This design comes from an exercise in tuning for small area, a short achievable clock period and few clock cycles on the open sky130 flow, not from production work. The RTL was checked by simulation tests, not by an equivalence proof against the original design.

==> design/flow/constraint.sdc <==
create_clock -name core_clock -period 7.0 [get_ports {clk}]
set_input_delay 1.4000 -clock core_clock [delete_from_list [all_inputs] [get_ports {clk}]]
set_output_delay 1.4000 -clock core_clock [all_outputs]
set_load 0.01 [all_outputs]
==> design/flow/run.sh <==
#!/bin/bash
# synth_recipe.tcl (not shown) runs the flow's synth.tcl, then flattens the netlist and writes it again
# the make line also repeats each setting of config.mk as NAME=value (left out here)
make -C /OpenROAD-flow-scripts/flow DESIGN_CONFIG=/design/flow/config.mk WORK_HOME=/design/flow/orfs CLKGATE_MAP_FILE= SYNTH_SCRIPT=/design/flow/synth_recipe.tcl finish
==> design/flow/design.v <==
module count_leading_zeros#(parameter LG_N = 2)(in, y);
   localparam N = 1<<LG_N;
   localparam N2 = 1<<(LG_N-1);
   input logic [N-1:0] in;
   output logic [LG_N:0] y;
   logic [LG_N-1:0] 	 t0, t1;
   wire 		 lo_z = in[N2-1:0]=='d0;
   wire 		 hi_z = in[N-1:N2]=='d0;
   generate
      if(LG_N == 2)
	begin
	   always_comb
	     begin
		y = 'd0;
		casez(in)
		  4'b0000:
		    y = 3'd4;
		  4'b0001:
		    y = 3'd3;
		  4'b001?:
		    y = 3'd2;
		  4'b01??:
		    y = 3'd1;
		  4'b1???:
		    y = 3'd0;
		  default:
		    y = 3'd0;
		endcase  
	     end  
	end  
      else
	begin
	   count_leading_zeros#(LG_N-1) f0(.in(in[N2-1:0]), .y(t0));
	   count_leading_zeros#(LG_N-1) f1(.in(in[N-1:N2]), .y(t1));
	   always_comb
	     begin
		y = N;
		if(hi_z)
		  y = N2 + t0;
		else
		  y = {1'b0, t1};
	     end
	end
   endgenerate
endmodule  
module nu_divider(clk,
	       reset,
	       flush,
	       wb_slot_used,
	       inA,
	       inB,
	       rob_ptr_in,
	       prf_ptr_in,	     
	       is_signed_div,
	       is_rem,
	       is_w,
	       start_div,
	       y,
	       rob_ptr_out,
	       prf_ptr_out,
	       ready,
	       complete
	       );
   parameter LG_W = 6;
   localparam W = 1<<LG_W;
   localparam W2 = 2*W;
   input logic clk;
   input logic reset;
   input logic flush;
   input logic wb_slot_used;
   input logic [63:0] inA;
   input logic [63:0] inB;
   input logic [4:0] rob_ptr_in;
   input logic [6:0] prf_ptr_in;
   input logic 	      is_signed_div;
   input logic 	      is_rem;
   input logic	      is_w;
   input logic 	      start_div;
   output logic [63:0] y;
   output logic [4:0] rob_ptr_out;
   output logic [6:0] prf_ptr_out;
   output logic        ready;
   output logic        complete;
   typedef enum logic [2:0] {IDLE = 'd0,
			     DIVIDE = 'd1,
			     CLZ = 'd2,
			     PACK_OUTPUT = 'd3,
			     WAIT_FOR_WB = 'd4,
			     CACHE_PACK_OUTPUT = 'd5,
			     CACHE_WAIT_FOR_WB = 'd6
			     } state_t;
   state_t r_state, n_state;
   logic 	r_is_signed, n_is_signed;
   logic 	r_sign, n_sign;
   logic 	r_rem_sign, n_rem_sign;
   logic 	r_is_rem_op, n_is_rem_op;
   logic [4:0] r_rob_ptr, n_rob_ptr;
   logic [6:0] r_gpr_prf_ptr, n_gpr_prf_ptr;
   logic [W-1:0] 		    r_A, n_A, r_B, n_B;
   logic [W-1:0]		    r_lastA, n_lastA, r_lastB, n_lastB;
   logic			    r_last_signed, n_last_signed;
   logic [W-1:0]		    r_last_ss, n_last_ss;
   logic [W2-1:0]		    r_last_Y, n_last_Y;
   logic [W2-1:0]		    r_last_R, n_last_R;   
   logic			    r_last_valid, n_last_valid;
   logic [W2-1:0] 		    r_Y, n_Y;
   logic [W2-1:0] 		    r_D, n_D, r_R, n_R;
   logic [W-1:0] 		    t_ss;
   logic			    r_is_w, n_is_w;
   logic [LG_W+1:0] 		    r_idx, n_idx;
   logic 			    t_bit,t_valid,t_clr;
   wire [W-1:0] 		    srcA = inA[W-1:0];
   wire [W-1:0] 		    srcB = inB[W-1:0];
   always_ff@(posedge clk)
     begin
	if(reset)
	  begin
	     r_state <= IDLE;
	     r_rob_ptr <= 'd0;
	     r_gpr_prf_ptr <= 'd0;
	     r_is_signed <= 1'b0;
	     r_sign <= 1'b0;
	     r_rem_sign <= 1'b0;
	     r_is_rem_op <= 1'b0;
	     r_A <= 'd0;
	     r_B <= 'd0;
	     r_Y <= 'd0;
	     r_D <= 'd0;
	     r_R <= 'd0;
	     r_lastA <= 64'd0;
	     r_lastB <= 64'd0;
	     r_last_Y <= 'd0;
	     r_last_R <= 'd0;
	     r_last_ss <= 'd0;
	     r_last_signed <= 1'b0;
	     r_last_valid <= 1'b0;
	     r_idx <= 'd0;
	     r_is_w <= 1'b0;
	  end
	else
	  begin
	     r_state <= n_state;
	     r_rob_ptr <= n_rob_ptr;
	     r_gpr_prf_ptr <= n_gpr_prf_ptr;
	     r_is_signed <= n_is_signed;
	     r_sign <= n_sign;
	     r_rem_sign <= n_rem_sign;
	     r_is_rem_op <= n_is_rem_op;
	     r_A <= n_A;
	     r_B <= n_B;
	     r_Y <= n_Y;
	     r_D <= n_D;
	     r_R <= n_R;
	     r_lastA <= n_lastA;
	     r_lastB <= n_lastB;
	     r_last_Y <= n_last_Y;
	     r_last_R <= n_last_R;
	     r_last_ss <= n_last_ss;	     
	     r_last_signed <= n_last_signed;
	     r_last_valid <= n_last_valid;
	     r_idx <= n_idx;
	     r_is_w <= n_is_w;
	  end
     end
   always_ff@(posedge clk)
     begin
	if(reset | t_clr)
	  begin
	     t_ss <= 'd0;
	  end
	else if(t_valid)
	  begin
	     t_ss <= t_ss | ( {{(W-1){1'b0}}, t_bit}  << r_idx);
	  end
     end
   wire w_match_prev = (r_lastA == r_A) &
	(r_lastB == r_B) & 
	(r_last_signed == r_is_signed) &
	r_last_valid;
   wire [LG_W+1:0] w_clz_R, w_clz_D;
   count_leading_zeros #(.LG_N(LG_W+1)) clz0 (.in({r_R[W2-2:0], 1'b0}), .y(w_clz_R));
   count_leading_zeros #(.LG_N(LG_W+1)) clz1 (.in(r_D), .y(w_clz_D));
   wire [LG_W+1:0] w_clz_delta = w_clz_R - w_clz_D;
   always_comb
     begin
	n_rob_ptr = r_rob_ptr;
	n_gpr_prf_ptr = r_gpr_prf_ptr;
	n_state = r_state;
	n_is_signed = r_is_signed;
	n_sign = r_sign;
	n_rem_sign = r_rem_sign;
	n_is_rem_op = r_is_rem_op;
	n_A = r_A;
	n_B = r_B;
	n_Y = r_Y;
	n_D = r_D;
	n_R = r_R;
	n_lastA = r_lastA;
	n_lastB = r_lastB;
	n_last_signed = r_last_signed;
	n_last_Y = r_last_Y;
	n_last_R = r_last_R;
	n_last_ss = r_last_ss;
	n_last_valid = r_last_valid;
	n_idx = r_idx;
	t_bit = 1'b0;
	t_clr = 1'b0;
	t_valid = 1'b0;
	n_is_w = r_is_w;
	ready = (r_state == IDLE) & !start_div;
	rob_ptr_out = r_rob_ptr;
	prf_ptr_out = r_gpr_prf_ptr;
	y = r_Y[W-1:0];
	complete = 1'b0;
	unique case (r_state)
	  IDLE:
	    begin
	       t_clr = 1'b1;
	       n_is_w = is_w;
	       n_rob_ptr = rob_ptr_in;
	       n_gpr_prf_ptr = prf_ptr_in;
	       n_is_rem_op = is_rem;
	       n_is_signed = is_signed_div;
	       n_state = start_div ? CLZ : IDLE;
	       n_idx = W-1;
	       n_sign = srcA[W-1] ^ srcB[W-1];
	       n_rem_sign = srcA[W-1];
	       n_A = is_signed_div & srcA[W-1] ? ((~srcA) + 'd1) : srcA;
	       n_B = is_signed_div & srcB[W-1] ? ((~srcB) + 'd1) : srcB;
	       n_D = {n_B, {W{1'b0}}};
	       n_R = {{W{1'b0}}, n_A};
	    end  
	  CLZ:
	    begin
	       n_state = DIVIDE;
	       if(w_clz_delta<='d64)
		 begin
		    n_R = r_R << (w_clz_R-w_clz_D);
		    n_idx = r_idx - (w_clz_R-w_clz_D);
		    n_state = (n_idx == 8'hff) ? PACK_OUTPUT : DIVIDE;
		 end
	       else if(r_B != 'd0)
		 begin
		    n_R = {r_R[W-1:0], {W{1'b0}}};
		    n_state = PACK_OUTPUT;
		 end
	    end
	  DIVIDE:
	    begin
	       if({r_R[W2-2:0], 1'b0} >= r_D)
		 begin
		    n_R = {r_R[W2-2:0], 1'b0} - r_D;
		    t_bit = 1'b1;
		    t_valid = 1'b1;		    
		 end
	       else
		 begin
		    n_R = {r_R[W2-2:0], 1'b0};
		    t_bit = 1'b0;
		    t_valid = 1'b1;
		 end  
	       n_state = (w_match_prev|flush) ? CACHE_PACK_OUTPUT : 
			 ((r_idx == 'd0) ? PACK_OUTPUT : DIVIDE);
	       n_idx = r_idx - 'd1;
	    end  
	  PACK_OUTPUT:
	    begin
	       n_state = CACHE_WAIT_FOR_WB;
	       n_lastA = r_A;
	       n_lastB = r_B;
	       n_last_signed = r_is_signed;
	       n_last_valid = 1'b1;
	       n_Y[W-1:0] = t_ss;
	       n_Y[W2-1:W] = n_R[W2-1:W];
	       n_last_Y = n_Y;
	       n_last_R = n_R;
	       n_last_ss = t_ss;
	       if(r_is_signed && r_sign)
		 begin
		    n_Y[W-1:0] = (~t_ss) +'d1;
		 end
	       if(r_is_signed && r_rem_sign)
		 begin
		    n_Y[W2-1:W] = (~n_R[W2-1:W]) + 'd1;
		 end
	       if(r_is_rem_op)
		 begin
		    n_Y[W-1:0] = n_Y[W2-1:W];
		 end
	       if(r_is_w)
		 begin
		    n_Y = { {96{n_Y[31]}}, n_Y[31:0]};
		 end
	    end
	  WAIT_FOR_WB:
	    begin
	       complete =1'b1;
	       n_state = IDLE;
	    end
	  CACHE_PACK_OUTPUT:
	    begin
	       n_Y = r_last_Y;
	       n_R = r_last_R;
	       if(r_is_signed && r_sign)
		 begin
		    n_Y[W-1:0] = (~r_last_ss) +'d1;
		 end
	       if(r_is_signed && r_rem_sign)
		 begin
		    n_Y[W2-1:W] = (~n_R[W2-1:W]) + 'd1;
		 end
	       if(r_is_rem_op)
		 begin
		    n_Y[W-1:0] = n_Y[W2-1:W];
		 end
	       if(r_is_w)
		 begin
		    n_Y = { {96{n_Y[31]}}, n_Y[31:0]};
		 end
	       n_state = CACHE_WAIT_FOR_WB;
	    end  
	  CACHE_WAIT_FOR_WB:
	    begin
	       if(wb_slot_used == 1'b0)
		 begin
		    n_state = IDLE;
		    complete = 1'b1;
		 end
	    end
	  default:
	    begin
	    end
	endcase  
     end  
endmodule  
==> design/flow/config.mk <==
export PLATFORM = sky130hd
export DESIGN_NAME = nu_divider
export DESIGN_NICKNAME = nu_divider
export VERILOG_FILES = /design/flow/design.v
export SDC_FILE = /design/flow/constraint.sdc
export NUM_CORES = 4
export LEC_CHECK = 0
export CAP_MARGIN = 20
export CORE_MARGIN = 2
export CORE_UTILIZATION = 40
export SETUP_SLACK_MARGIN = 0.3
export SLEW_MARGIN = 20
### Clock wires, drivers and flops

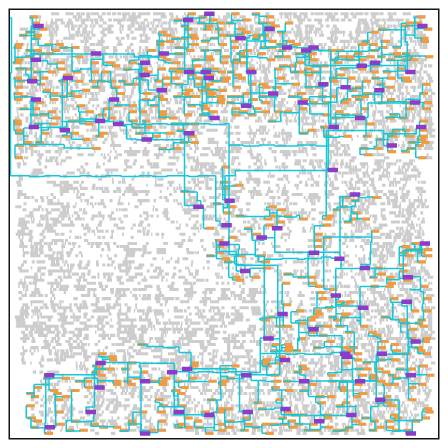
orange -> flip-flops  # count 734
cyan -> clock wires  # length 11,900 µm
purple -> cells driving clock nets  # count 90
routed clock nets = 91

### Metal 2

The bar under the picture is 100 µm long.
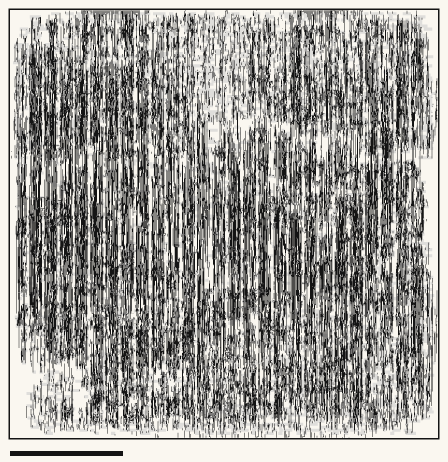
nets with wire on the layer = 6,565
wire length on this layer = 132 mm
longest straight run = 122 µm
main direction = vertical

==> flow_summary.json <==
{
  "grt_pass1_vias": 58570,
  "synth_area_per_cell_um2": 7.38,
  "grt_setup_unrepaired": "false",
  "instances_no_fill": 9877,
  "portBuffers": 225,
  "via_per_inst": 6.56,
  "clock.fmax_mhz": 149,
  "syn_inst": 7662,
  "worst_ep_arrival_time_ns": 7.28,
  "dp_hpwl_um": 256000,
  "reg2reg_setup_slack_ns": 0.28,
  "holdPathEnd": "r_Y[36]",
  "die_x_um": 380,
  "min_path_cells": 2,
  "reg2regPathDepth": 20,
  "die_y_um": 380,
  "grt-ovfl-total": 0,
  "io_pins": 226,
  "netlist_area_mm2": 0.0566,
  "cts_tree": "done",
  "worstSetupStartpointType": "flop",
  "timing.rr.start": "r_R[21]",
  "hold_viol_final": 0,
  "tns_ns": 0,
  "ys_types": 112,
  "vias": 64832,
  "cp-startpoint": "r_R[21]",
  "postRouteAntennaNets": 0,
  "async_flop_share_pct": 0,
  "drtIter0Drc": 9829,
  "clkTransAtPathRegs_ns": 0.06,
  "grt_use_total_pct": 43.9,
  "area_growth_pct": 18.8,
  "nets": 8143,
  "ys_warn_count": 7,
  "dp.cells": 9697,
  "fin_crit_ns": 6.72,
  "finClkSkew_ns": 0.0434,
  "place.gp.congestion": 1.10,
  "clk_latency_ns": 0.76,
  "wl_per_cell_um": 33.6,
  "drive_gt1_share_pct": 13.9,
  "synthesis.nets": 7896,
  "numClockSinks": 734,
  "setup_viol": 0,
  "end_kind": "flop",
  "holdCritStartpoint": "r_Y[36]",
  "numCtsBuffers": 90,
  "maxCapViolCount": 0,
  "cts_root_buf": "clkbuf_16",
  "timing.final.crit_share_pct": 96.1,
  "start_util_pct": 40.2,
  "status": "finished clean",
  "cp_data_required_time_ns": 7.55,
  "slew_viol_final": 0,
  "synth.yosys.seq_area_share_pct": 26.0,
  "synth-seq-cells": 734,
  "ys.flop_type": "dfxtp_1",
  "hold_buffers": 0,
  "slew_headroom_pct": 17.3,
  "cts_buffer_depth": 3,
  "hold_class": "reg -> reg",
  "fin_area_mm2": 0.0672,
  "h-tree-depth": 3,
  "routed_wl_um": 332000,
  "r2r-end": "r_R[113]",
  "grt_antenna_before_repair": 29,
  "grt_max_degree": 150,
  "critPathMaxFanout": 23,
  "row_count": 138,
  "synth_largest_area_cell": "dfxtp_1",
  "die-area_mm2": 0.144,
  "synthTopCellsByArea": "dfxtp_1 26%, a21oi_1 8.1%, nand2_1 8.1%",
  "placed_area_mm2": 0.0637,
  "tightestPinTransition_ns": 1.24,
  "synth_edf_count": 0,
  "synth_top_area_share_pct": 26.0,
  "grt_pass1_wl_um": 458000,
  "coreArea_mm2": 0.141,
  "crit_type": "reg -> reg",
  "remaining_drc_errors": 0,
  "first_pass_iters": 8
}
Testbench counts, summed over its fixed seeds: cycles 96,005.
### Port wiring

The bar under the picture is 100 µm long.
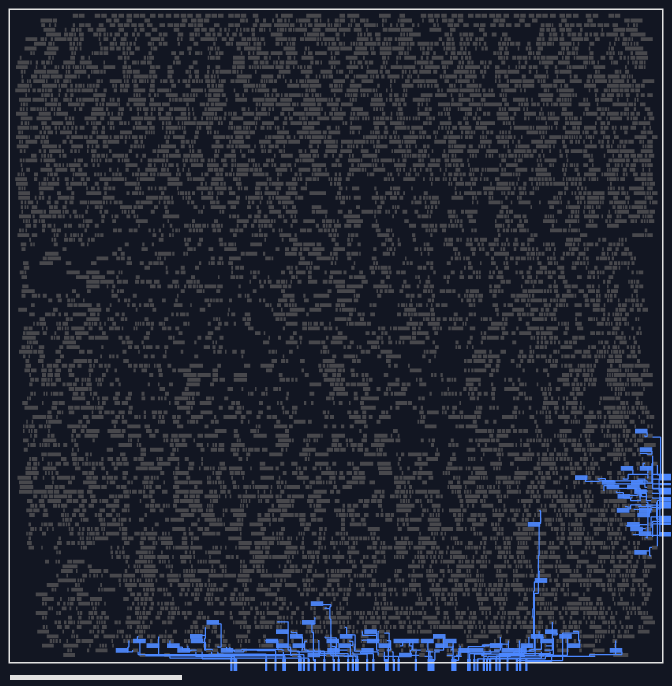
blue -> y  # bits 64, direction output, end cells 64, buffers 64, wire 2,480 µm

### Supply voltage drop heat map

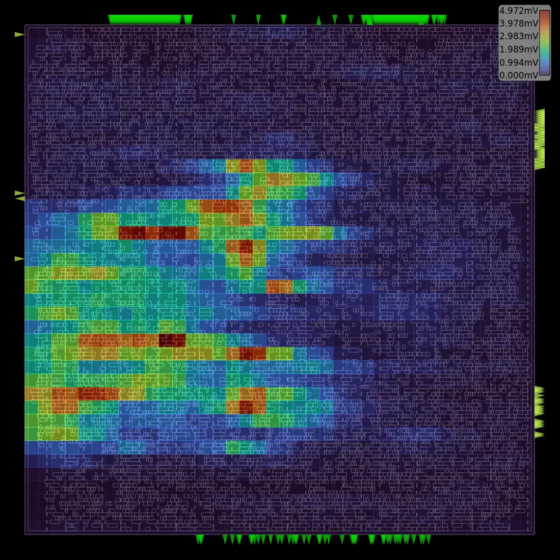

## layer usage
layer | wire, µm | part of all wire (%) | track usage (%)
met5 | 170 | 0.051 | 0
met4 | 24000 | 7.2 | 26.3
met3 | 40100 | 12 | 13.7
met2 | 132000 | 40 | 61.0
met1 | 135000 | 41 | 59.2
## cells in the mapped netlist (38+ instances only)
cell / number
inv_1: 241
o31ai_1: 68
or4_1: 47
a221oi_1: 71
a211oi_1: 199
buf_1: 48
nand4_1: 63
a21oi_1: 918
a22oi_1: 59
buf_2: 70
a31oi_1: 101
o22ai_1: 88
mux4_2: 143
and2_1: 38
xnor2_1: 280
nor4_1: 104
nand3_1: 92
nor3_1: 155
or3_1: 44
xor2_1: 213
dfxtp_1: 734
o211ai_1: 58
clkbuf_1: 536
o21ai_0: 378
mux2_2: 70
nor2_1: 717
ha_1: 83
nand2_1: 1215
mux2i_1: 265
## layout make-up
type,count,area (µm²)
Tap cell,1890,2360
Clock buffer,125,2620
Clock inverter,39,581
Sequential cell,734,14700
Fill cell,14247,73700
Multi-Input combinational cell,6007,38600
Inverter,246,926
Antenna cell,6,15.0
Timing Repair Buffer,830,7390
## metrics by stage
stage	setup slack, ns	hold WS [ns]	utilization [%]
floorplan	0.494	0.433	-
global route	0.304	0.468	47.7
CTS	0.310	0.454	47.6
detailed placement	-0.0472	0.445	45.2
global placement	-0.127	0.439	45.2
finish	0.275	0.452	47.7
## cells by family (layout without fill, tap and decap cells)
logic type      Yosys count  count (layout)  synth area share, %
buf+inv                 921            1240                 6.46
fa+ha+maj                92              92                 2.05
simple gates           2650            2650                 20.9
flops                   734             734                 26.0
compound gates         2291            2291                 25.1
other cells               1               7              0.00663
xor+xnor                495             495                 7.71
mux                     478             478                 11.8
## critical path: stages (launching register included)
cell and delay, ns:
dfxtp_1 0.54, nor4_1 0.53, nand4bb_1 0.33, nor2_1 0.22, o21ai_0 0.17, a21oi_1 0.27
buf_4 0.20, o22ai_1 0.08, buf_4 0.17, ha_4 0.16, fa_4 0.99, buf_12 0.23
buf_4 0.22, mux4_2 0.35, mux4_2 0.50, a2bb2oi_1 0.31, mux2_2 0.31, a221o_1 0.17
a21oi_1 0.08, a221oi_2 0.44, a211oi_1 0.25
## sequential cells by signal, summed over array words and instances (netlist names), 7 cells and up
signal / flops
r_last_ss: 63
r_gpr_prf_ptr: 7
r_last_Y: 65
r_last_R: 64
r_lastB: 64
r_Y: 64
r_B: 64
r_idx: 8
r_R: 128
t_ss: 64
r_lastA: 64
r_A: 64
## cell usage in the layout, fill, tap and decap left out, drive strengths merged, types with 71 or more instances in the layout
cell type	netlist	final
buf	138	606
dfxtp	734	734
xor2	213	213
a211oi	200	200
nor3	161	161
nor4	113	113
a21oi	921	921
o22ai	88	88
nor2	719	719
o21ai	391	391
nand2	1217	1217
mux2i	265	265
xnor2	280	280
mux4	143	143
clkdlybuf4s50	0	224
clkbuf	537	125
ha	83	83
a31oi	101	101
nand3	92	92
a221oi	71	71
inv	243	248
## how the worst max path moves through the flow
stage,slack [ns],endpoint,depth (start not counted)
finish,0.28,r_R[113],20
global route,0.30,r_R[84],22
CTS,0.31,r_R[106],22
detailed placement,-0.05,r_R[93],20
global placement,-0.13,r_R[113],19
floorplan,0.49,r_state[1],24
## what timing repair did
item | CTS | global route
gates resized for setup | 5 | 26
setup endpoints to repair | 30 | 48
buffers inserted | 6 | 3
pin swaps | 1 | 3
endpoints found under the hold margin | 0 | 0

## static timing again, ports no longer ideal
The results above use ideal ports. As a check the final layout listed here was re-extracted and re-timed, cells and wires unchanged. Step 1 (the two cells are an assumption about what drives the block):
set clk [get_ports {clk}]
set_driving_cell -lib_cell sky130_fd_sc_hd__clkbuf_16 $clk
set_driving_cell -lib_cell sky130_fd_sc_hd__buf_2 [delete_from_list [all_inputs] $clk]
Step 2 times the ports against the registers' clock, not the clock port: input delays grow and output delays shrink by t, the midpoint of the rising clock arrivals with the driver on. a / b / c = ideal ports / drivers / drivers and shift; a / b = the first two.
shift t [ns]: 0.822
setup slack, ns: 0.275 / 0.276 / 0.276
worst setup path after step 2: register to register
clock arrival spread, ns: 0.044 / 0.044
worst register clock-pin slew, ns: 0.07 / 0.07
After both steps this run still meets setup and hold. For this run, drivers alone change the setup slack by +0.001 ns; drivers and shift together by +0.001 ns.
